From an optimization exercise on the open Yosys and OpenROAD flow, aimed at small area and a short achievable clock period; shortcuts taken in it are not production practice.
Only simulation tests tie the RTL to the original design; equivalence was not proved.
Not every run is shown, and edits may drop behaviour that the tests do not exercise.
Power is estimated from default activity; no workload was simulated.

**Run 1: cell area per tile**

Scale: 1 px per um. The die is cut into 39 by 39 equal tiles; dark purple is low, yellow is high, 0 to 100% covered.
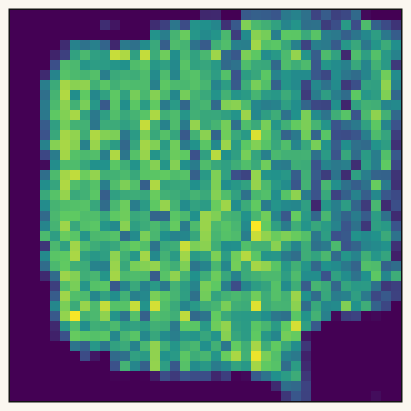
**Run 1: clock routing**

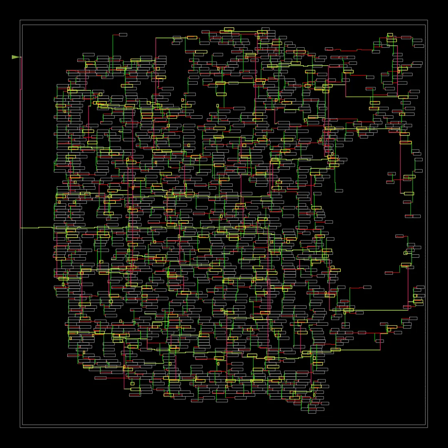
**Run 1: wires at chosen ports, followed through buffers**

Scale: 1.5 px per um.
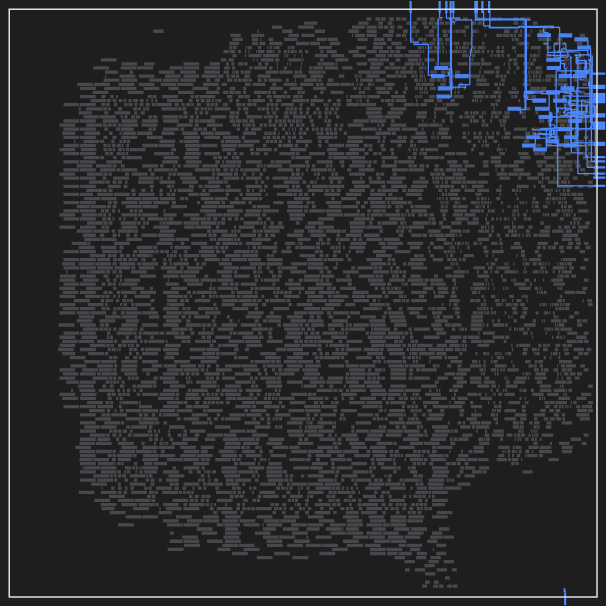
### design/flow/config.mk
export PLATFORM = sky130hd
export DESIGN_NAME = core
export DESIGN_NICKNAME = core
export VERILOG_FILES = /design/flow/design.v
export SDC_FILE = /design/flow/constraint.sdc
export NUM_CORES = 4
export LEC_CHECK = 0
export CAP_MARGIN = 20
export CORE_MARGIN = 2
export CORE_UTILIZATION = 40
export SLEW_MARGIN = 20
### design/flow/constraint.sdc
create_clock -name core_clock -period 8.0 [get_ports {clk}]
set_input_delay 1.6000 -clock core_clock [delete_from_list [all_inputs] [get_ports {clk}]]
set_output_delay 1.6000 -clock core_clock [all_outputs]
set_load 0.01 [all_outputs]
### design/flow/design.v
`timescale 1ns / 1ps
module core(
	input logic clk,
	input logic rst_n,
	input logic [31:0] read_instruction,
	input logic [31:0] read_data,
	output logic [31:0] instruction_address,
	output logic [31:0] data_address,
	output logic [31:0] write_data,
	output logic mem_write,
	output logic mem_read
	);
logic [31:2] pc;
logic [31:2] m_res_hi;
logic        m_branch;
wire  [31:2] pc4 = pc + 30'd1;
wire         f_br = (read_instruction[31:26] == 6'b000100);
wire  [31:2] f_tgt = pc4 + {{14{read_instruction[15]}}, read_instruction[15:0]};
always_ff @(posedge clk or negedge rst_n)
	if (!rst_n) pc <= '0;
	else        pc <= m_branch ? m_res_hi : pc4;
assign instruction_address = {pc, 2'b00};
logic        d_v, d_br;
logic [31:0] d_ins;    
always_ff @(posedge clk or negedge rst_n)
	if (!rst_n) begin
		d_v  <= 1'b0;
		d_br <= 1'b0;
	end else begin
		d_v  <= 1'b1;
		d_br <= f_br;
	end
always_ff @(posedge clk)
	d_ins <= f_br ? {f_tgt, 2'b00} : read_instruction;
logic [31:0] regs [0:31];
logic [31:0] valid;
logic        w_we;
logic [4:0]  w_dest;
logic [31:0] w_data;
always_ff @(posedge clk)
	if (w_we) regs[w_dest] <= w_data;
always_ff @(posedge clk or negedge rst_n)
	if (!rst_n)    valid <= '0;
	else if (w_we) valid[w_dest] <= 1'b1;
wire [5:0] op    = d_ins[31:26];
wire [4:0] rs    = d_ins[25:21];
wire [4:0] rt    = d_ins[20:16];
wire [4:0] rd    = d_ins[15:11];
wire [5:0] fn    = d_ins[5:0];
logic [31:0] rs_val, rt_val;
always_comb begin
	rs_val = '0;
	rt_val = '0;
	for (int i = 0; i < 32; i++) begin
		rs_val = rs_val | ({32{valid[i] & (rs == i)}} & regs[i]);
		rt_val = rt_val | ({32{valid[i] & (rt == i)}} & regs[i]);
	end
end
wire [31:0] imm    = {{16{d_ins[15]}}, d_ins[15:0]};
wire is_r    = (op == 6'b000000) | (op[5:3] == 3'b011);
wire is_addi = (op[5:1] == 5'b00100);
wire is_limm = (op[5:2] == 4'b0011);
wire is_ld   = (op[5:3] == 3'b100);
wire is_st   = (op[5:3] == 3'b101);
wire use_fn  = is_r | is_limm;
logic       c_add, c_sub, c_sll, c_srl, c_slt;
logic [3:0] c_tt;
always_comb begin
	c_add = 1'b0; c_sub = 1'b0; c_sll = 1'b0; c_srl = 1'b0; c_slt = 1'b0;
	c_tt  = 4'b0000;
	if (d_br)
		c_tt = 4'b1100;                    
	else if (use_fn) begin
		case (fn)
			6'd0:        c_sll = 1'b1;
			6'd2:        c_srl = 1'b1;
			6'd32, 6'd33: c_add = 1'b1;
			6'd34, 6'd35: begin c_add = 1'b1; c_sub = 1'b1; end
			6'd36:       c_tt = 4'b1000;   
			6'd37:       c_tt = 4'b1110;   
			6'd38:       c_tt = 4'b0110;   
			6'd39:       c_tt = 4'b0001;   
			6'd42, 6'd43: begin c_slt = 1'b1; c_sub = 1'b1; end
			default: ;
		endcase
	end else
		c_add = 1'b1;                      
end
wire [31:0] b_sel = is_r ? rt_val : imm;
logic        e_regwrite, e_memread, e_memwrite, e_branch;
logic [31:0] e_A, e_B, e_rt;
logic [4:0]  e_dest, e_sh;
logic        e_add, e_cin, e_sll, e_srl, e_slt;
logic [3:0]  e_tt;
always_ff @(posedge clk or negedge rst_n)
	if (!rst_n) begin
		e_regwrite <= 1'b0;
		e_memread  <= 1'b0;
		e_memwrite <= 1'b0;
		e_branch   <= 1'b0;
	end else begin
		e_regwrite <= d_v & ~d_br & (is_r | is_addi | is_limm | is_ld);
		e_memread  <= d_v & ~d_br & is_ld;
		e_memwrite <= d_v & ~d_br & is_st;
		e_branch   <= d_v & d_br;
	end
always_ff @(posedge clk) begin
	e_A    <= d_br ? d_ins : rs_val;
	e_B    <= b_sel ^ {32{c_sub}};
	e_rt   <= rt_val;
	e_dest <= is_r ? rd : rt;
	e_sh   <= d_ins[10:6];
	e_add  <= c_add;
	e_cin  <= c_sub;
	e_sll  <= c_sll;
	e_srl  <= c_srl;
	e_slt  <= c_slt;
	e_tt   <= c_tt;
end
wire [32:0] sum = {1'b0, e_A} + {1'b0, e_B} + {32'd0, e_cin};
wire [31:0] shl = e_B << e_sh;
wire [31:0] shr = e_B >> e_sh;
logic [31:0] lg;
always_comb
	for (int i = 0; i < 32; i++)
		lg[i] = e_tt[{e_A[i], e_B[i]}];
wire [31:0] res = ({32{e_add}} & sum[31:0])
                | ({32{e_sll}} & shl)
                | ({32{e_srl}} & shr)
                | lg
                | {31'd0, e_slt & ~sum[32]};
logic        m_regwrite, m_memread, m_memwrite;
logic [31:0] m_res, m_rt;
logic [4:0]  m_dest;
always_ff @(posedge clk or negedge rst_n)
	if (!rst_n) begin
		m_regwrite <= 1'b0;
		m_memread  <= 1'b0;
		m_memwrite <= 1'b0;
		m_branch   <= 1'b0;
	end else begin
		m_regwrite <= e_regwrite;
		m_memread  <= e_memread;
		m_memwrite <= e_memwrite;
		m_branch   <= e_branch;
	end
always_ff @(posedge clk) begin
	m_res  <= res;
	m_rt   <= e_rt;
	m_dest <= e_dest;
end
assign m_res_hi      = m_res[31:2];
assign data_address  = m_res;
assign write_data    = m_rt;
assign mem_write     = m_memwrite;
assign mem_read      = m_memread;
always_ff @(posedge clk or negedge rst_n)
	if (!rst_n) w_we <= 1'b0;
	else        w_we <= m_regwrite;
always_ff @(posedge clk) begin
	w_data <= m_memread ? read_data : m_res;
	w_dest <= m_dest;
end
endmodule
### design/flow/run.sh
#!/bin/bash
# synth_recipe.tcl (not shown) runs the flow's synth.tcl, then flattens the netlist and writes it again
# the make line also repeats each setting of config.mk as NAME=value (left out here)
make -C /OpenROAD-flow-scripts/flow DESIGN_CONFIG=/design/flow/config.mk WORK_HOME=/design/flow/orfs CLKGATE_MAP_FILE= SYNTH_SCRIPT=/design/flow/synth_recipe.tcl finish
==> results.py, run 1 <==
metrics = {
    "worst_hold_path": {
        "hold_class": "register to register",
        "hold_start": "m_dest[0]",
        "min_path_cells": 0,
    },
    "floorplan": {
        "io_pins": 164,
        "taps": 1930,
        "num_rows": 141,
    },
    "power": {
        "p_comb_w": 0.00288,
        "power_frac_seq_pct": 49.0,
        "pwr-share-comb_pct": 14.4,
        "p_leak_nw": 23.8,
        "switching_share_pct": 29.4,
        "total_power_w": 0.0199,
        "power_leader": "sequential cells",
    },
    "layout": {
        "final-clk-cell-share_pct": 7.40,
        "buffer_area_share_pct": 3.92,
        "instances_no_fill": 6606,
        "seq_cell_count": 1350,
        "utilization_pct": 46.6,
        "seq_share_pct": 54.5,
        "nets": 4669,
        "antenna_cells": 22,
        "area_growth_pct": 15.3,
        "dominant_cells": "registers",
        "final-seq-area_um2": 37600,
        "largest_reg_flops": 1024,
        "signal_buffers": 304,
        "multi_input_comb_area_um2": 20900,
        "layout_common_cells": "1024 x edfxtp_1, 486 x a22oi_1, 249 x dfxtp_1",
        "fillerInstances": 13000,
        "multi_input_area_share_pct": 30.3,
        "inv_count": 42,
    },
    "sta": {
        "worst_slew_pin_slew_ns": 1.28,
        "finalHoldViolCount": 0,
        "tns_ns": 0,
        "rsz0062_at_grt": "no",
        "maxSlewHeadroom_pct": 14.4,
        "slew_violations": 0,
        "timing.hold.ws_ns": 0.323,
        "fin_crit_sh_pct": 56.5,
        "setup_viol": 0,
        "final.setup.worst_slack_ns": 3.48,
    },
    "worst_setup_path": {
        "rrSetupSlack_ns": 3.48,
        "crit_path_end": "e_B[18]",
        "crit_required_ns": 8.67,
        "crit_family": "simple AND/OR/NAND/NOR gates",
        "cp.arrival_ns": 5.19,
        "r2r_start": "d_ins[17]",
        "crit_chain": "nor2b_1 > and3_2 > buf_4 > a22o_1 > a221oi_1 > nand3_1 > or4_1 > o21ai_1 > xnor2_1",
        "reg2reg_depth": 9,
        "reg2reg_to": "e_B[18]",
        "path_depth": 9,
        "endpoint_kind": "register",
    },
    "grt": {
        "use_met1_pct": 44.5,
        "use_met2_pct": 53.9,
        "use_met3_pct": 18.2,
        "grt_max_degree": 53,
        "antenna_found_initial": 32,
        "grt_pass1_vias": 46700,
        "grt-ovfl-total": 0,
        "busiest_layer": "met2",
    },
    "yosys": {
        "synth_xor_area_share_pct": 1.55,
        "synthFlopType": "edfxtp_1",
        "synth_compound_area_share_pct": 18.6,
        "synth_top_area_cell": "edfxtp_1",
        "synth_edf_count": 1024,
        "ys_ff_latch": 1350,
        "synthCells": 4447,
        "synthTopCellsByArea": "edfxtp_1 51%, dfxtp_1 8.5%, a22oi_1 6.1%",
        "netlist.area_leader.share_pct": 51.4,
        "synth.most_common_cell": "edfxtp_1",
        "synthesis.area_um2": 59900,
    },
    "detailed_routing": {
        "wl_met1_um": 97000,
        "antenna_left": 0,
        "drc_errors": 0,
        "wirelength_um": 299000,
        "viasPerCell": 7.65,
        "num_vias": 50500,
    },
    "placed_design": {
        "port_buffers": 161,
        "dp.cells": 6317,
        "pre_cts_slack_ns": 2.81,
        "placed_area_um2": 63800,
    },
    "clock_network": {
        "cts_tree": "built",
        "post_cts_resized": 0,
        "cts_root_buf": "clkbuf_16",
    },
    "status": {
        "status": "finished clean",
    },
}
Notes on 'cell area per tile' above:
tiles over 75% full: 12%
fullest tile: 100%
densest ninth of the die: middle
mean over tiles: 44%
nearly empty tiles: 21%

Notes on 'clock routing' above:
TritonCTS buffer count: 143
P_clk: 0.00728 W
Clock Sinks: 1350
clk_buf instances: 184

Notes on 'wires at chosen ports, followed through buffers' above:
legend:
  blue:
    port: instruction_address
    bits: 32
    direction: output
    edge: 22 right, 9 top, 1 bottom
    end_cells: 32
    buffers: 30
    wire: 2220 um

**Run 1: logic cells by family**

Scale: 1.5 px per um.
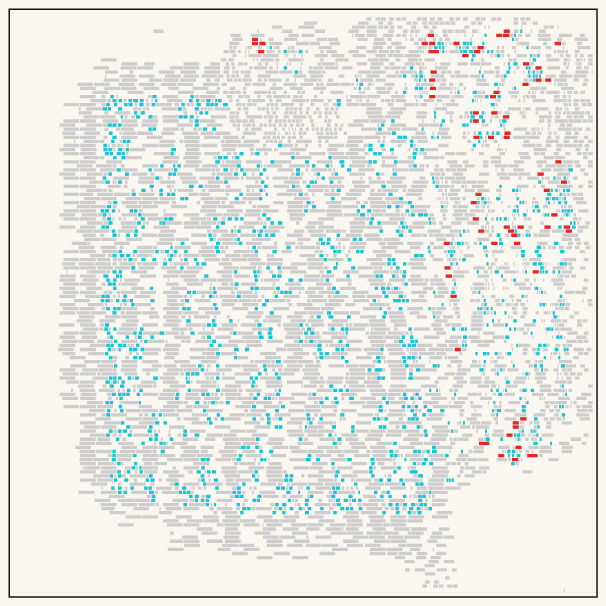

==> run 2, diff against run 1 <==
--- a/design/flow/design.v
+++ b/design/flow/design.v
@@ -15,7 +15,8 @@
 logic        m_branch;
 wire  [31:2] pc4 = pc + 30'd1;
 wire         f_br = (read_instruction[31:26] == 6'b000100);
-wire  [31:2] f_tgt = pc4 + {{14{read_instruction[15]}}, read_instruction[15:0]};
+wire  [17:0] f_sum = {pc[17:2], 1'b1} + {read_instruction[15:0], 1'b1};
+wire  [16:0] f_lo  = f_sum[17:1];
 always_ff @(posedge clk or negedge rst_n)
 	if (!rst_n) pc <= '0;
 	else        pc <= m_branch ? m_res_hi : pc4;
@@ -31,7 +32,8 @@
 		d_br <= f_br;
 	end
 always_ff @(posedge clk)
-	d_ins <= f_br ? {f_tgt, 2'b00} : read_instruction;
+	d_ins <= f_br ? {read_instruction[15], f_lo[16], pc[31:18], f_lo[15:0]}
+	              : read_instruction;
 logic [31:0] regs [0:31];
 logic [31:0] valid;
 logic        w_we;
@@ -86,7 +88,14 @@
 	end else
 		c_add = 1'b1;                      
 end
+wire        t_s  = d_ins[31];
+wire        t_c  = d_ins[30];
+wire [13:0] t_hi = d_ins[29:16] + {{13{t_s & ~t_c}}, t_s ^ t_c};
 wire [31:0] b_sel = is_r ? rt_val : imm;
+logic [31:0] b_rev;
+always_comb
+	for (int i = 0; i < 32; i++)
+		b_rev[i] = b_sel[31-i];
 logic        e_regwrite, e_memread, e_memwrite, e_branch;
 logic [31:0] e_A, e_B, e_rt;
 logic [4:0]  e_dest, e_sh;
@@ -105,8 +114,8 @@
 		e_branch   <= d_v & d_br;
 	end
 always_ff @(posedge clk) begin
-	e_A    <= d_br ? d_ins : rs_val;
-	e_B    <= b_sel ^ {32{c_sub}};
+	e_A    <= d_br ? {t_hi, d_ins[15:0], 2'b00} : rs_val;
+	e_B    <= c_srl ? b_rev : (b_sel ^ {32{c_sub}});
 	e_rt   <= rt_val;
 	e_dest <= is_r ? rd : rt;
 	e_sh   <= d_ins[10:6];
@@ -119,7 +128,10 @@
 end
 wire [32:0] sum = {1'b0, e_A} + {1'b0, e_B} + {32'd0, e_cin};
 wire [31:0] shl = e_B << e_sh;
-wire [31:0] shr = e_B >> e_sh;
+logic [31:0] shr;
+always_comb
+	for (int i = 0; i < 32; i++)
+		shr[i] = shl[31-i];
 logic [31:0] lg;
 always_comb
 	for (int i = 0; i < 32; i++)
--- a/design/flow/config.mk
+++ b/design/flow/config.mk
@@ -8,4 +8,5 @@
 export CAP_MARGIN = 20
 export CORE_MARGIN = 2
 export CORE_UTILIZATION = 40
+export SETUP_SLACK_MARGIN = 4.5
 export SLEW_MARGIN = 20
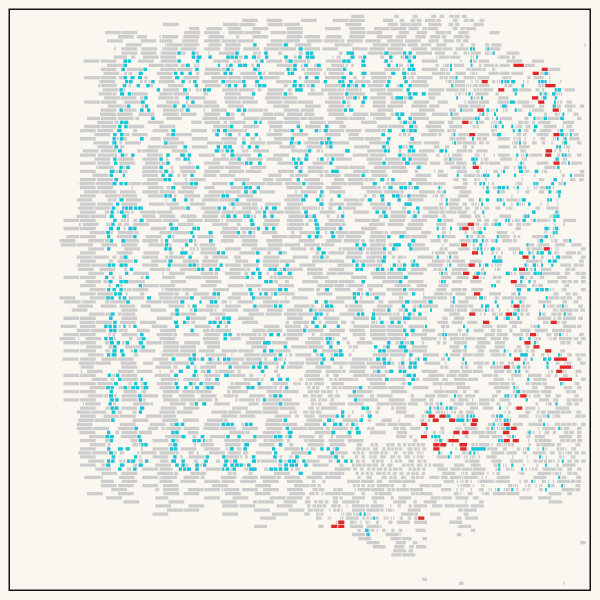
**Above:** run 2 (logic cells by family).
Scale: 1.5 px per um.
legend:
  red:
    family: adder and majority cells
    cells: 71
    most_used: ha_1
  cyan:
    family: inverting AOI/OAI gates
    cells: 1199
    most_used: a22oi_1
    where: spread over the die

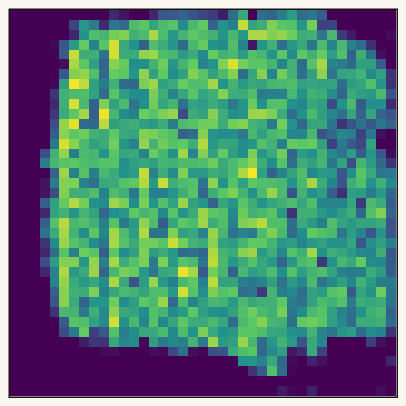
**Above:** run 2 (cell area per tile).
Scale: 1 px per um. The die is cut into 39 by 39 equal tiles; dark purple is low, yellow is high, 0 to 100% covered.
fullest tile: 99%
tiles over 75% full: 12%
emptiest ninth of the die: bottom left
mean over tiles: 44%
nearly empty tiles: 22%

==> run 2 against run 1 <==
Effect of this change:
- worst setup slack gained 0.82 ns
- register-to-register slack gained 0.82 ns
- largest power group unchanged
- highest routed layer unchanged
- critical endpoint is now e_B[0]
- non-clock buffer count is the same
- sequential cell count is the same
==> results.py, run 2 <==
metrics = {
    "clock_network": {
        "post_cts_resized": 50,
        "cts_tree": "built",
        "cts.sinks": 1350,
        "cts_root_buf": "clkbuf_16",
    },
    "sta": {
        "tns_ns": 0,
        "finalHoldViolCount": 0,
        "worst_slew_pin_slew_ns": 1.20,
        "maxSlewHeadroom_pct": 20.2,
        "final.setup.worst_slack_ns": 4.30,
        "fin_crit_sh_pct": 46.3,
        "setup_viol": 0,
        "rsz0062_at_grt": "yes",
    },
    "layout": {
        "area_growth_pct": 15.8,
        "antenna_cells": 19,
        "largest_reg_flops": 1024,
        "dominant_cells": "registers",
        "signal_buffers": 304,
        "final-seq-area_um2": 37700,
        "nClkBuffers": 203,
        "utilization_pct": 46.6,
        "layout_common_cells": "1024 x edfxtp_1, 623 x a22oi_1, 235 x dfxtp_1",
        "nets": 4641,
        "buffer_area_share_pct": 4.11,
        "inv_count": 41,
        "multi_input_area_share_pct": 29.4,
        "seq_share_pct": 55.7,
        "seq_cell_count": 1350,
    },
    "worst_setup_path": {
        "reg2reg_to": "e_B[0]",
        "reg2reg_depth": 10,
        "crit_chain": "nor2_1 > and3_2 > buf_4 > a22oi_1 > nand4_1 > or4_1 > nor2_1 > a21oi_1 > xnor2_1 > a21oi_1",
        "crit_path_end": "e_B[0]",
        "r2r_start": "d_ins[18]",
        "crit_family": "simple AND/OR/NAND/NOR gates",
        "path_depth": 10,
        "crit_required_ns": 8.63,
        "cp.arrival_ns": 4.34,
        "endpoint_kind": "register",
    },
    "power": {
        "p_comb_w": 0.00236,
        "power_leader": "sequential cells",
        "power_frac_seq_pct": 51.4,
        "powerClk_w": 0.00678,
        "ir_worst_vdd_mv": 0.196,
        "total_power_w": 0.0188,
        "p_leak_nw": 22.9,
        "pwr-share-comb_pct": 12.5,
    },
    "grt": {
        "antenna_found_initial": 23,
        "use_met1_pct": 43.9,
        "busiest_layer": "met2",
        "grt_pass1_vias": 45100,
        "use_met3_pct": 18.6,
        "grt_max_degree": 74,
        "grt-ovfl-total": 0,
        "use_met2_pct": 52.6,
    },
    "yosys": {
        "synthTopCellsByArea": "edfxtp_1 53%, dfxtp_1 8.7%, a22oi_1 8.0%",
        "synth_xor_area_share_pct": 1.53,
        "synth_top_area_cell": "edfxtp_1",
        "synthesis.area_um2": 58500,
        "synth.most_common_cell": "edfxtp_1",
        "synthFlopType": "edfxtp_1",
        "ys_ff_latch": 1350,
        "seq_area_frac_synth_pct": 64.4,
        "ys_async_sr_fraction_pct": 5.41,
        "synth_edf_count": 1024,
        "synthCells": 4404,
        "netlist.area_leader.share_pct": 52.6,
        "synth_compound_area_share_pct": 18.8,
    },
    "placed_design": {
        "pre_cts_slack_ns": 3.26,
        "port_buffers": 161,
        "placed_area_um2": 62500,
    },
    "worst_hold_path": {
        "min_path_cells": 0,
        "hold_class": "register to register",
        "hold_start": "e_dest[1]",
    },
    "detailed_routing": {
        "antenna_left": 0,
        "drc_errors": 0,
        "drtIter0Drc": 11700,
        "wl_met1_um": 91700,
        "wirelength_um": 283000,
        "num_vias": 48800,
        "viasPerCell": 7.45,
    },
    "status": {
        "status": "finished clean",
    },
    "floorplan": {
        "num_rows": 140,
        "io_pins": 164,
        "taps": 1917,
    },
}
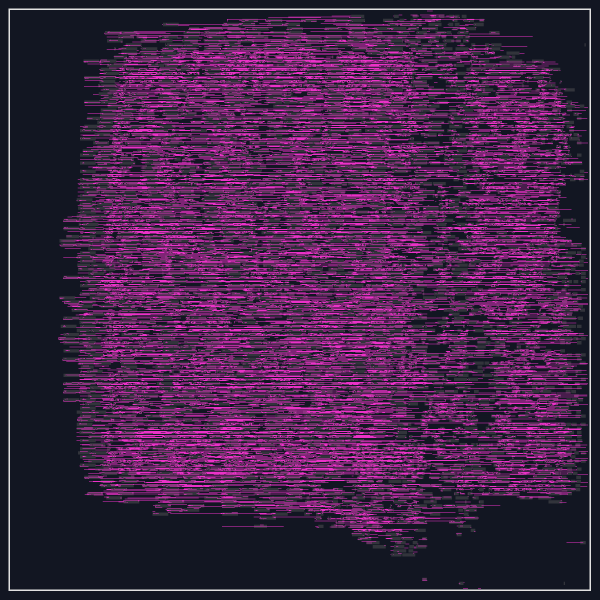
**Above:** run 2 (the metal 1 layer).
Scale: 1.5 px per um. Cells faint in the background.
main direction: horizontal
share of all routed wire: 32%
wire length on this layer: 91.7 mm
longest straight run: 181 um

**Run 2: congestion heat map**

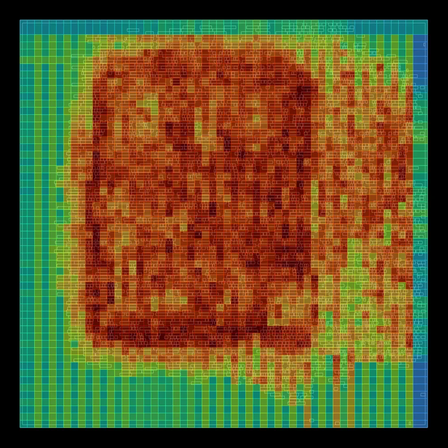

==> run 3, diff against run 2 <==
--- a/design/flow/config.mk
+++ b/design/flow/config.mk
@@ -7,6 +7,6 @@
 export LEC_CHECK = 0
 export CAP_MARGIN = 20
 export CORE_MARGIN = 2
-export CORE_UTILIZATION = 40
+export CORE_UTILIZATION = 60
 export SETUP_SLACK_MARGIN = 4.5
 export SLEW_MARGIN = 20
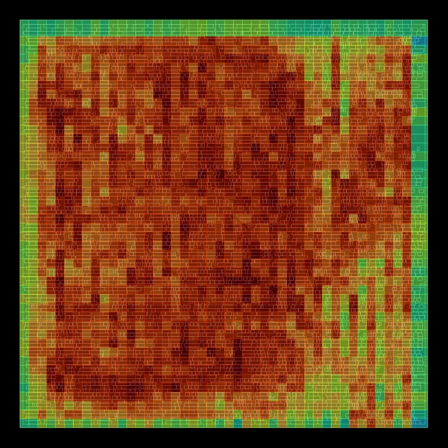
**Above:** run 3 (congestion heat map).
layer with the highest usage: met2
Total Routing Usage GR: 52.8%
met2 usage: 72.7%
met3 usage: 29.4%

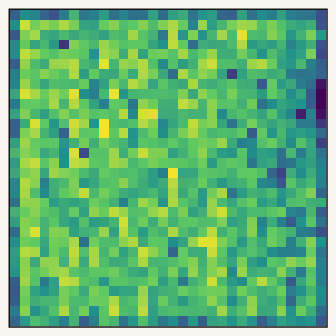
**Above:** run 3 (cell area per tile).
Scale: 1 px per um. The die is cut into 32 by 32 equal tiles; dark purple is low, yellow is high, 0 to 100% covered.
fullest tile: 98%
mean over tiles: 65%
tiles over 75% full: 29%
nearly empty tiles: 0.20%

==> run 3 against run 2 <==
Effect of this change:
- fmax is 1.3% higher
- wire length is 4.6% lower
- sequential cell count stayed put
- combinational power hardly changed
- global-route usage is 16 points higher
- via count is 0.70% higher
- first-iteration DRC count is 7.4% higher
- worst setup slack better by 0.047 ns
- highest routed layer unchanged
==> results.py, run 3 <==
metrics = {
    "sta": {
        "worst_slew_pin_slew_ns": 1.16,
        "setup_viol": 0,
        "fin_crit_sh_pct": 45.7,
        "tns_ns": 0,
        "slew_violations": 0,
        "rsz0062_at_grt": "yes",
        "final.setup.worst_slack_ns": 4.34,
        "finalHoldViolCount": 0,
        "maxSlewHeadroom_pct": 22.2,
    },
    "clock_network": {
        "post_cts_buffers": 5,
        "cts.sinks": 1350,
        "post_cts_resized": 39,
        "cts_buffers": 138,
        "cts_tree": "built",
    },
    "floorplan": {
        "num_rows": 114,
        "taps": 1276,
        "initial_utilization_pct": 60.5,
        "die_w_um": 316,
        "io_pins": 164,
    },
    "worst_setup_path": {
        "cp.arrival_ns": 4.29,
        "endpoint_kind": "register",
        "crit_chain": "nor3_2 > and3_4 > buf_4 > a22o_1 > a221oi_1 > nand3_1 > or4_1 > o21a_1 > xnor2_1 > a21oi_1",
        "path_depth": 10,
        "reg2reg_depth": 10,
        "crit_required_ns": 8.64,
        "rrSetupSlack_ns": 4.34,
        "r2r_start": "d_ins[17]",
        "crit_family": "simple AND/OR/NAND/NOR gates",
        "reg2reg_to": "e_B[24]",
        "crit_path_end": "e_B[24]",
    },
    "layout": {
        "antenna_cells": 19,
        "layout_common_cells": "1024 x edfxtp_1, 623 x a22oi_1, 238 x dfxtp_1",
        "multi_input_area_share_pct": 29.9,
        "dominant_cells": "registers",
        "fillerInstances": 6814,
        "largest_reg_flops": 1024,
        "seq_share_pct": 56.5,
        "utilization_pct": 69.0,
        "seq_cell_count": 1350,
        "final-clk-cell-share_pct": 6.93,
        "area_growth_pct": 14.1,
        "multi_input_comb_area_um2": 19900,
        "inv_count": 40,
        "signal_buffers": 298,
        "nets": 4631,
        "buffer_area_share_pct": 4.03,
        "final-seq-area_um2": 37700,
    },
    "grt": {
        "use_met1_pct": 62.5,
        "grt_pass1_vias": 44900,
        "antenna_found_initial": 13,
    },
    "detailed_routing": {
        "drc_errors": 0,
        "num_vias": 49200,
        "wirelength_um": 270000,
        "viasPerCell": 8.33,
        "wl_met1_um": 83700,
        "drtIter0Drc": 12600,
        "met3_length_um": 51700,
    },
    "placed_design": {
        "dp.cells": 5612,
        "port_buffers": 161,
        "pre_cts_slack_ns": 3.22,
        "placed_area_um2": 61600,
    },
    "yosys": {
        "synthesis.area_um2": 58500,
        "seq_area_frac_synth_pct": 64.4,
        "synthCells": 4404,
        "synthTopCellsByArea": "edfxtp_1 53%, dfxtp_1 8.7%, a22oi_1 8.0%",
        "synth_top_area_cell": "edfxtp_1",
        "synth_compound_area_share_pct": 18.8,
        "synth.most_common_cell": "edfxtp_1",
        "synthFlopType": "edfxtp_1",
        "synth_xor_area_share_pct": 1.53,
        "synth_edf_count": 1024,
        "ys_async_sr_fraction_pct": 5.41,
        "netlist.area_leader.share_pct": 52.6,
    },
    "power": {
        "switching_share_pct": 28.7,
        "powerClk_w": 0.00665,
        "pwr-share-comb_pct": 12.6,
        "ir_worst_vdd_mv": 0.242,
        "p_leak_nw": 22.9,
        "total_power_w": 0.0186,
        "power_frac_seq_pct": 51.7,
    },
    "status": {
        "status": "finished clean",
    },
    "worst_hold_path": {
        "hold_start": "e_rt[16]",
        "hold_class": "register to register",
        "min_path_cells": 0,
    },
}
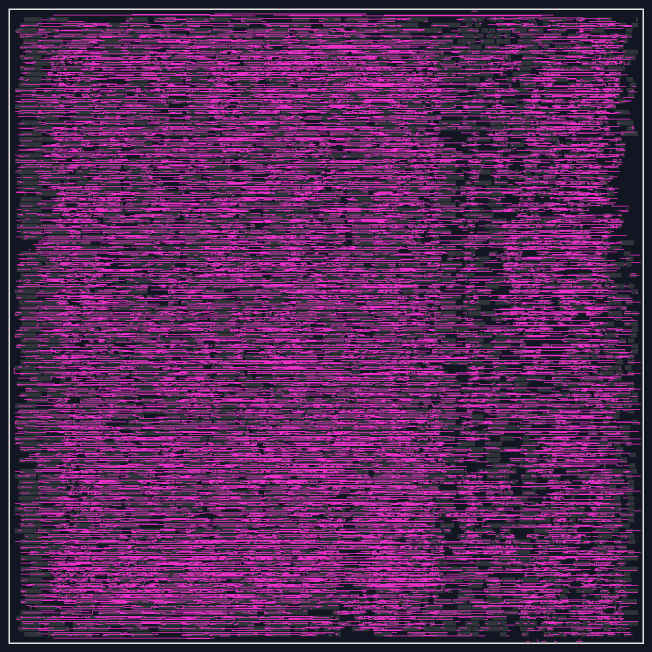
**Above:** run 3 (the metal 1 layer).
Scale: 2 px per um. Cells faint in the background.
nets with wire on the layer: 4367
longest straight run: 107 um

**Run 3: clock routing**

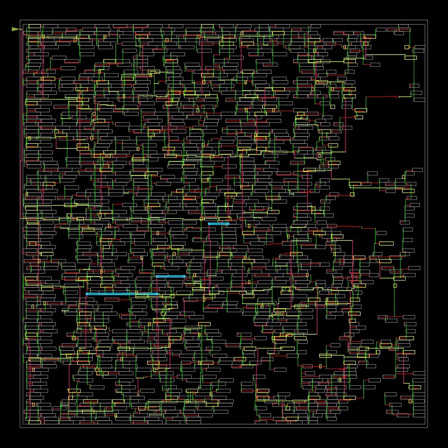

==> run 4: a larger rewrite; changed files in full <==
removed: design/flow/run.sh
==> design/flow/design.v <==
`timescale 1ns / 1ps
module core(
	input logic clk,
	input logic rst_n,
	input logic [31:0] read_instruction,
	input logic [31:0] read_data,
	output logic [31:0] instruction_address,
	output logic [31:0] data_address,
	output logic [31:0] write_data,
	output logic mem_write,
	output logic mem_read
	);
logic [31:0] regs [0:31];
logic [31:0] valid;
logic [31:0] w_en;      
logic [31:0] w_data;
logic [31:2] pc;
logic [31:2] m_res_hi;
logic        m_branch;
wire  [31:2] pc4 = pc + 30'd1;
wire         f_br = (read_instruction[31:26] == 6'b000100);
always_ff @(posedge clk or negedge rst_n)
	if (!rst_n) pc <= '0;
	else        pc <= m_branch ? m_res_hi : pc4;
assign instruction_address = {pc, 2'b00};
logic        d_v, d_br;
logic [31:0] d_ins;
logic [31:2] d_pc;
always_ff @(posedge clk or negedge rst_n)
	if (!rst_n) begin
		d_v  <= 1'b0;
		d_br <= 1'b0;
	end else begin
		d_v  <= 1'b1;
		d_br <= f_br;
	end
always_ff @(posedge clk)
begin
	d_ins <= read_instruction;
	d_pc  <= pc;
end
logic [31:0] d_sel_s, d_sel_t;
wire  [31:0] valid_nx = valid | w_en;
always_ff @(posedge clk or negedge rst_n)
	if (!rst_n) begin
		d_sel_s <= '0;
		d_sel_t <= '0;
	end else begin
		d_sel_s <= (32'd1 << read_instruction[25:21]) & valid_nx;
		d_sel_t <= (32'd1 << read_instruction[20:16]) & valid_nx;
	end
always_ff @(posedge clk)
	for (int i = 0; i < 32; i++)
		if (w_en[i]) regs[i] <= w_data;
always_ff @(posedge clk or negedge rst_n)
	if (!rst_n) valid <= '0;
	else        valid <= valid | w_en;
wire [5:0] op    = d_ins[31:26];
wire [4:0] rs    = d_ins[25:21];
wire [4:0] rt    = d_ins[20:16];
wire [4:0] rd    = d_ins[15:11];
wire [5:0] fn    = d_ins[5:0];
logic [31:0] rs_val, rt_val;
always_comb begin
	rs_val = '0;
	rt_val = '0;
	for (int i = 0; i < 32; i++) begin
		rs_val = rs_val | ({32{d_sel_s[i]}} & regs[i]);
		rt_val = rt_val | ({32{d_sel_t[i]}} & regs[i]);
	end
end
wire [31:0] imm    = {{16{d_ins[15]}}, d_ins[15:0]};
wire is_r    = (op == 6'b000000) | (op[5:3] == 3'b011);
wire is_addi = (op[5:1] == 5'b00100);
wire is_limm = (op[5:2] == 4'b0011);
wire is_ld   = (op[5:3] == 3'b100);
wire is_st   = (op[5:3] == 3'b101);
wire use_fn  = is_r | is_limm;
logic       c_add, c_sub, c_sll, c_srl, c_slt;
logic [3:0] c_tt;
always_comb begin
	c_add = 1'b0; c_sub = 1'b0; c_sll = 1'b0; c_srl = 1'b0; c_slt = 1'b0;
	c_tt  = 4'b0000;
	if (d_br)
		c_add = 1'b1;                      
	else if (use_fn) begin
		case (fn)
			6'd0:        c_sll = 1'b1;
			6'd2:        c_srl = 1'b1;
			6'd32, 6'd33: c_add = 1'b1;
			6'd34, 6'd35: begin c_add = 1'b1; c_sub = 1'b1; end
			6'd36:       c_tt = 4'b1000;   
			6'd37:       c_tt = 4'b1110;   
			6'd38:       c_tt = 4'b0110;   
			6'd39:       c_tt = 4'b0001;   
			6'd42, 6'd43: begin c_slt = 1'b1; c_sub = 1'b1; end
			default: ;
		endcase
	end else
		c_add = 1'b1;                      
end
wire [31:0] b_sel = is_r ? rt_val : d_br ? {imm[29:0], 2'b00} : imm;
logic        e_regwrite, e_memread, e_memwrite, e_branch;
logic [31:0] e_A, e_B, e_rt;
logic [4:0]  e_dest, e_sh;
logic        e_add, e_cin, e_inv, e_sll, e_srl, e_slt;
logic [3:0]  e_tt;
always_ff @(posedge clk or negedge rst_n)
	if (!rst_n) begin
		e_regwrite <= 1'b0;
		e_memread  <= 1'b0;
		e_memwrite <= 1'b0;
		e_branch   <= 1'b0;
	end else begin
		e_regwrite <= d_v & ~d_br & (is_r | is_addi | is_limm | is_ld);
		e_memread  <= d_v & ~d_br & is_ld;
		e_memwrite <= d_v & ~d_br & is_st;
		e_branch   <= d_v & d_br;
	end
always_ff @(posedge clk) begin
	e_A    <= d_br ? {d_pc, 2'b11} : rs_val;
	e_B    <= b_sel;
	e_rt   <= rt_val;
	e_dest <= is_r ? rd : rt;
	e_sh   <= d_ins[10:6];
	e_add  <= c_add;
	e_cin  <= c_sub | d_br;
	e_inv  <= c_sub;
	e_sll  <= c_sll;
	e_srl  <= c_srl;
	e_slt  <= c_slt;
	e_tt   <= c_tt;
end
wire [31:0] e_Bx  = e_B ^ {32{e_inv}};
wire [33:0] sum_x = {1'b0, e_A, 1'b1} + {1'b0, e_Bx, e_cin};
wire [32:0] sum   = sum_x[33:1];
logic [31:0] sh_in;
always_comb
	for (int i = 0; i < 32; i++)
		sh_in[i] = e_srl ? e_B[31-i] : e_B[i];
wire [31:0] shl = sh_in << e_sh;
logic [31:0] shr;
always_comb
	for (int i = 0; i < 32; i++)
		shr[i] = shl[31-i];
logic [31:0] lg;
always_comb
	for (int i = 0; i < 32; i++)
		lg[i] = e_tt[{e_A[i], e_B[i]}];
wire [31:0] res = ({32{e_add}} & sum[31:0])
                | ({32{e_sll}} & shl)
                | ({32{e_srl}} & shr)
                | lg
                | {31'd0, e_slt & ~sum[32]};
logic        m_regwrite, m_memread, m_memwrite;
logic [31:0] m_res, m_rt;
logic [4:0]  m_dest;
always_ff @(posedge clk or negedge rst_n)
	if (!rst_n) begin
		m_regwrite <= 1'b0;
		m_memread  <= 1'b0;
		m_memwrite <= 1'b0;
		m_branch   <= 1'b0;
	end else begin
		m_regwrite <= e_regwrite;
		m_memread  <= e_memread;
		m_memwrite <= e_memwrite;
		m_branch   <= e_branch;
	end
always_ff @(posedge clk) begin
	m_res  <= res;
	m_rt   <= e_rt;
	m_dest <= e_dest;
end
assign m_res_hi      = m_res[31:2];
assign data_address  = m_res;
assign write_data    = m_rt;
assign mem_write     = m_memwrite;
assign mem_read      = m_memread;
always_ff @(posedge clk or negedge rst_n)
	if (!rst_n) w_en <= '0;
	else        w_en <= m_regwrite ? (32'd1 << m_dest) : 32'd0;
always_ff @(posedge clk)
	w_data <= m_memread ? read_data : m_res;
endmodule
==> design/flow/flow/run.sh <==
#!/bin/bash
# The standard layout (standard.sh, unchanged synthesis and steps),
# with the port buffers made of plain buf_2 cells instead of the delay
# buffers that buffer_ports picks by default. Make's output goes to
# standard.log; ORFS keeps each step's log under orfs/logs.
export BUFFER_PORTS_ARGS="-buffer_cell sky130_fd_sc_hd__buf_2"
bash standard.sh > standard.log 2>&1
==> design/flow/standard.sh <==
#!/bin/bash
# synth_recipe.tcl (not shown) runs the flow's synth.tcl, then flattens the netlist and writes it again
# the make line also repeats each setting of config.mk as NAME=value (left out here)
make -C /OpenROAD-flow-scripts/flow DESIGN_CONFIG=/design/flow/config.mk WORK_HOME=/design/flow/orfs CLKGATE_MAP_FILE= SYNTH_SCRIPT=/design/flow/synth_recipe.tcl "${@:-finish}"
==> design/flow/config.mk <==
export PLATFORM = sky130hd
export DESIGN_NAME = core
export DESIGN_NICKNAME = core
export VERILOG_FILES = /design/flow/design.v
export SDC_FILE = /design/flow/constraint.sdc
export NUM_CORES = 4
export LEC_CHECK = 0
export CAP_MARGIN = 20
export CORE_MARGIN = 2
export CORE_UTILIZATION = 50
export CTS_CLUSTER_DIAMETER = 100
export CTS_CLUSTER_SIZE = 24
export SETUP_SLACK_MARGIN = 5
export SLEW_MARGIN = 20
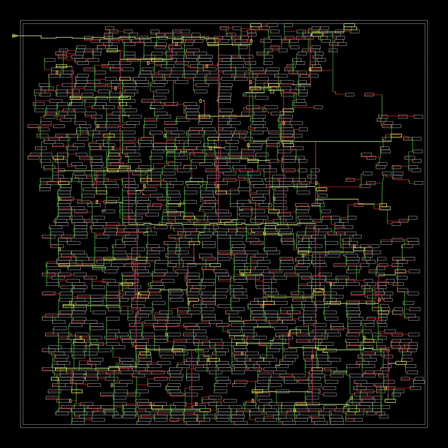
**Above:** run 4 (clock routing).
clk latency of the worst-skew pair: 0.73 ns
clk_buf instances: 124
P_clk: 0.00433 W
TritonCTS buffer count: 72

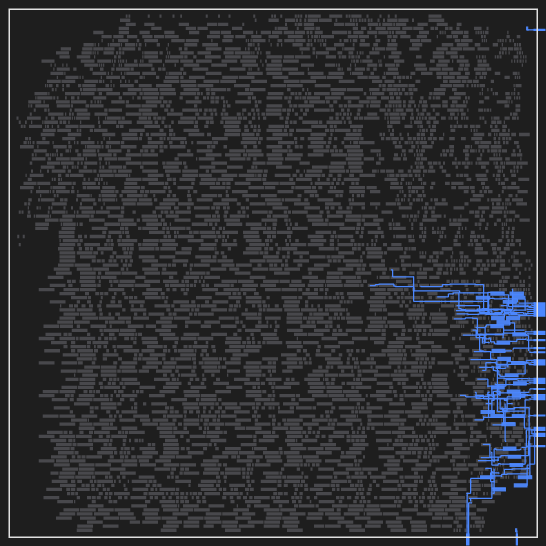
**Above:** run 4 (wires at chosen ports, followed through buffers).
Scale: 1.5 px per um.
legend:
  blue:
    port: instruction_address
    bits: 32
    direction: output
    edge: 29 right, 3 bottom
    end_cells: 32
    buffers: 30
    wire: 2210 um

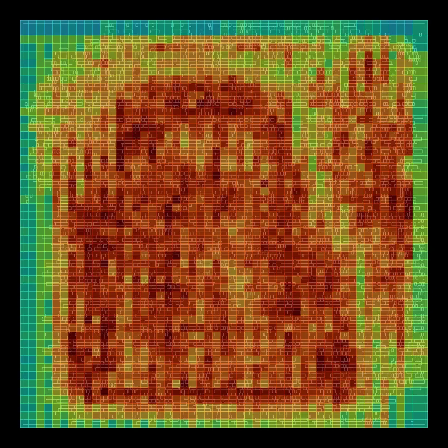
**Above:** run 4 (congestion heat map).
final core utilization: 54.9%
met3 usage: 19.7%

==> run 4 against run 3 <==
Effect of this change:
- still clean on timing, DRC and antenna
- global-route usage is 8.5 points lower
- design area is 1.5% lower
- combinational power fell by 28%
- non-clock buffer count is 3 lower
- largest cell class unchanged
- largest power group unchanged
==> results.py, run 4 <==
metrics = {
    "status": {
        "status": "finished clean",
    },
    "sta": {
        "slew_violations": 0,
        "rsz0062_at_grt": "yes",
        "maxSlewHeadroom_pct": 19.9,
        "fin_crit_sh_pct": 38.2,
        "tns_ns": 0,
        "timing.hold.ws_ns": 0.314,
        "final.setup.worst_slack_ns": 4.95,
        "finalHoldViolCount": 0,
    },
    "detailed_routing": {
        "top_layer": "met5",
        "met3_length_um": 47600,
        "viasPerCell": 7.76,
        "wl_met1_um": 93100,
        "antenna_left": 0,
        "drc_errors": 0,
        "drtIter0Drc": 10500,
        "wirelength_um": 278000,
        "num_vias": 47500,
    },
    "grt": {
        "grt_pass1_vias": 44100,
        "grt-ovfl-total": 0,
        "grt_max_degree": 132,
        "grtUsageTotal_pct": 44.3,
        "busiest_layer": "met2",
        "use_met2_pct": 62.3,
        "use_met1_pct": 55.0,
    },
    "worst_setup_path": {
        "reg2reg_to": "e_A[13]",
        "reg2reg_depth": 6,
        "path_depth": 6,
        "cp.arrival_ns": 3.57,
        "crit_required_ns": 8.52,
        "crit_family": "compound AO/OA/AOI/OAI gates",
        "rrSetupSlack_ns": 4.95,
        "start_kind": "register",
        "crit_path_end": "e_A[13]",
        "crit_chain": "buf_4 > a22o_1 > a221oi_1 > nand4_1 > nor3_2 > a21oi_1",
        "endpoint_kind": "register",
        "r2r_start": "d_sel_s[18]",
    },
    "layout": {
        "final_common_cell": "edfxtp_1",
        "signal_buffers": 295,
        "largest_reg_flops": 1024,
        "multi_input_area_share_pct": 28.3,
        "seq_share_pct": 61.8,
        "instances_no_fill": 6114,
        "fillerInstances": 9828,
        "seq_cell_count": 1465,
        "buffer_area_share_pct": 2.91,
        "multi_input_comb_area_um2": 18600,
        "area_growth_pct": 9.22,
        "inv_count": 83,
        "antenna_cells": 17,
        "final-clk-cell-share_pct": 3.30,
        "dominant_cells": "registers",
        "final-seq-area_um2": 40600,
        "nets": 4530,
    },
    "floorplan": {
        "num_rows": 127,
        "io_pins": 164,
        "taps": 1612,
    },
    "yosys": {
        "synth_xor_area_share_pct": 1.22,
        "synthesis.area_um2": 60200,
        "synth.most_common_cell": "edfxtp_1",
        "ys_ff_latch": 1465,
        "synthDistinctLibCells": 80,
        "synthCells": 4358,
        "ys_async_sr_fraction_pct": 11.5,
        "ys_warn_count": 2,
        "synth.area.mux_share_pct": 3.89,
        "synthFlopType": "edfxtp_1",
        "seq_area_frac_synth_pct": 67.2,
        "synth_edf_count": 1024,
        "synth_top_area_cell": "edfxtp_1",
    },
    "power": {
        "p_leak_nw": 22.3,
        "power_leader": "sequential cells",
        "pwr-share-comb_pct": 10.7,
        "switching_share_pct": 28.2,
        "total_power_w": 0.0159,
        "power_frac_seq_pct": 62.1,
        "ir_worst_vdd_mv": 0.179,
    },
    "clock_network": {
        "post_cts_resized": 76,
        "clockBufferDepth": 3,
        "cts.sinks": 1465,
        "path_clk_slew_ns": 0.11,
        "post_cts_buffers": 14,
        "cts_tree": "built",
        "cts_root_buf": "clkbuf_16",
    },
    "placed_design": {
        "port_buffers": 161,
        "pre_cts_slack_ns": 4.04,
        "dp.cells": 5941,
    },
    "worst_hold_path": {
        "hold_class": "register to register",
        "min_path_cells": 0,
        "hold_start": "e_rt[16]",
    },
}

[separate check: timing with driven ports]
In the flow no input, the clock included, has a driving cell. The finished layouts below were timed again as built, in two steps. Step 1 (the two cells are an assumption about what drives the block):
set clk [get_ports {clk}]
set_driving_cell -lib_cell sky130_fd_sc_hd__clkbuf_16 $clk
set_driving_cell -lib_cell sky130_fd_sc_hd__buf_2 [delete_from_list [all_inputs] $clk]
Step 2 times the ports against the registers' clock, not the clock port: input delays grow and output delays shrink by t, the midpoint of the rising clock arrivals with the driver on. Slacks: ideal / step 1 / step 2; pairs: ideal / step 1.
run	t (ns)	setup slack, ns	worst setup path at the end
run 1	0.884	3.482 / 3.482 / 2.670	input to register
run 2	0.869	4.297 / 4.297 / 3.843	input to register
run 3	0.869	4.344 / 4.344 / 3.839	input to register
run 4	0.774	4.945 / 4.940 / 4.945	register to register
After both steps setup and hold are still met in every run listed. The setup slack of run 1, which loses most, moves by 0.000 ns with the drivers and by -0.812 ns with both steps.
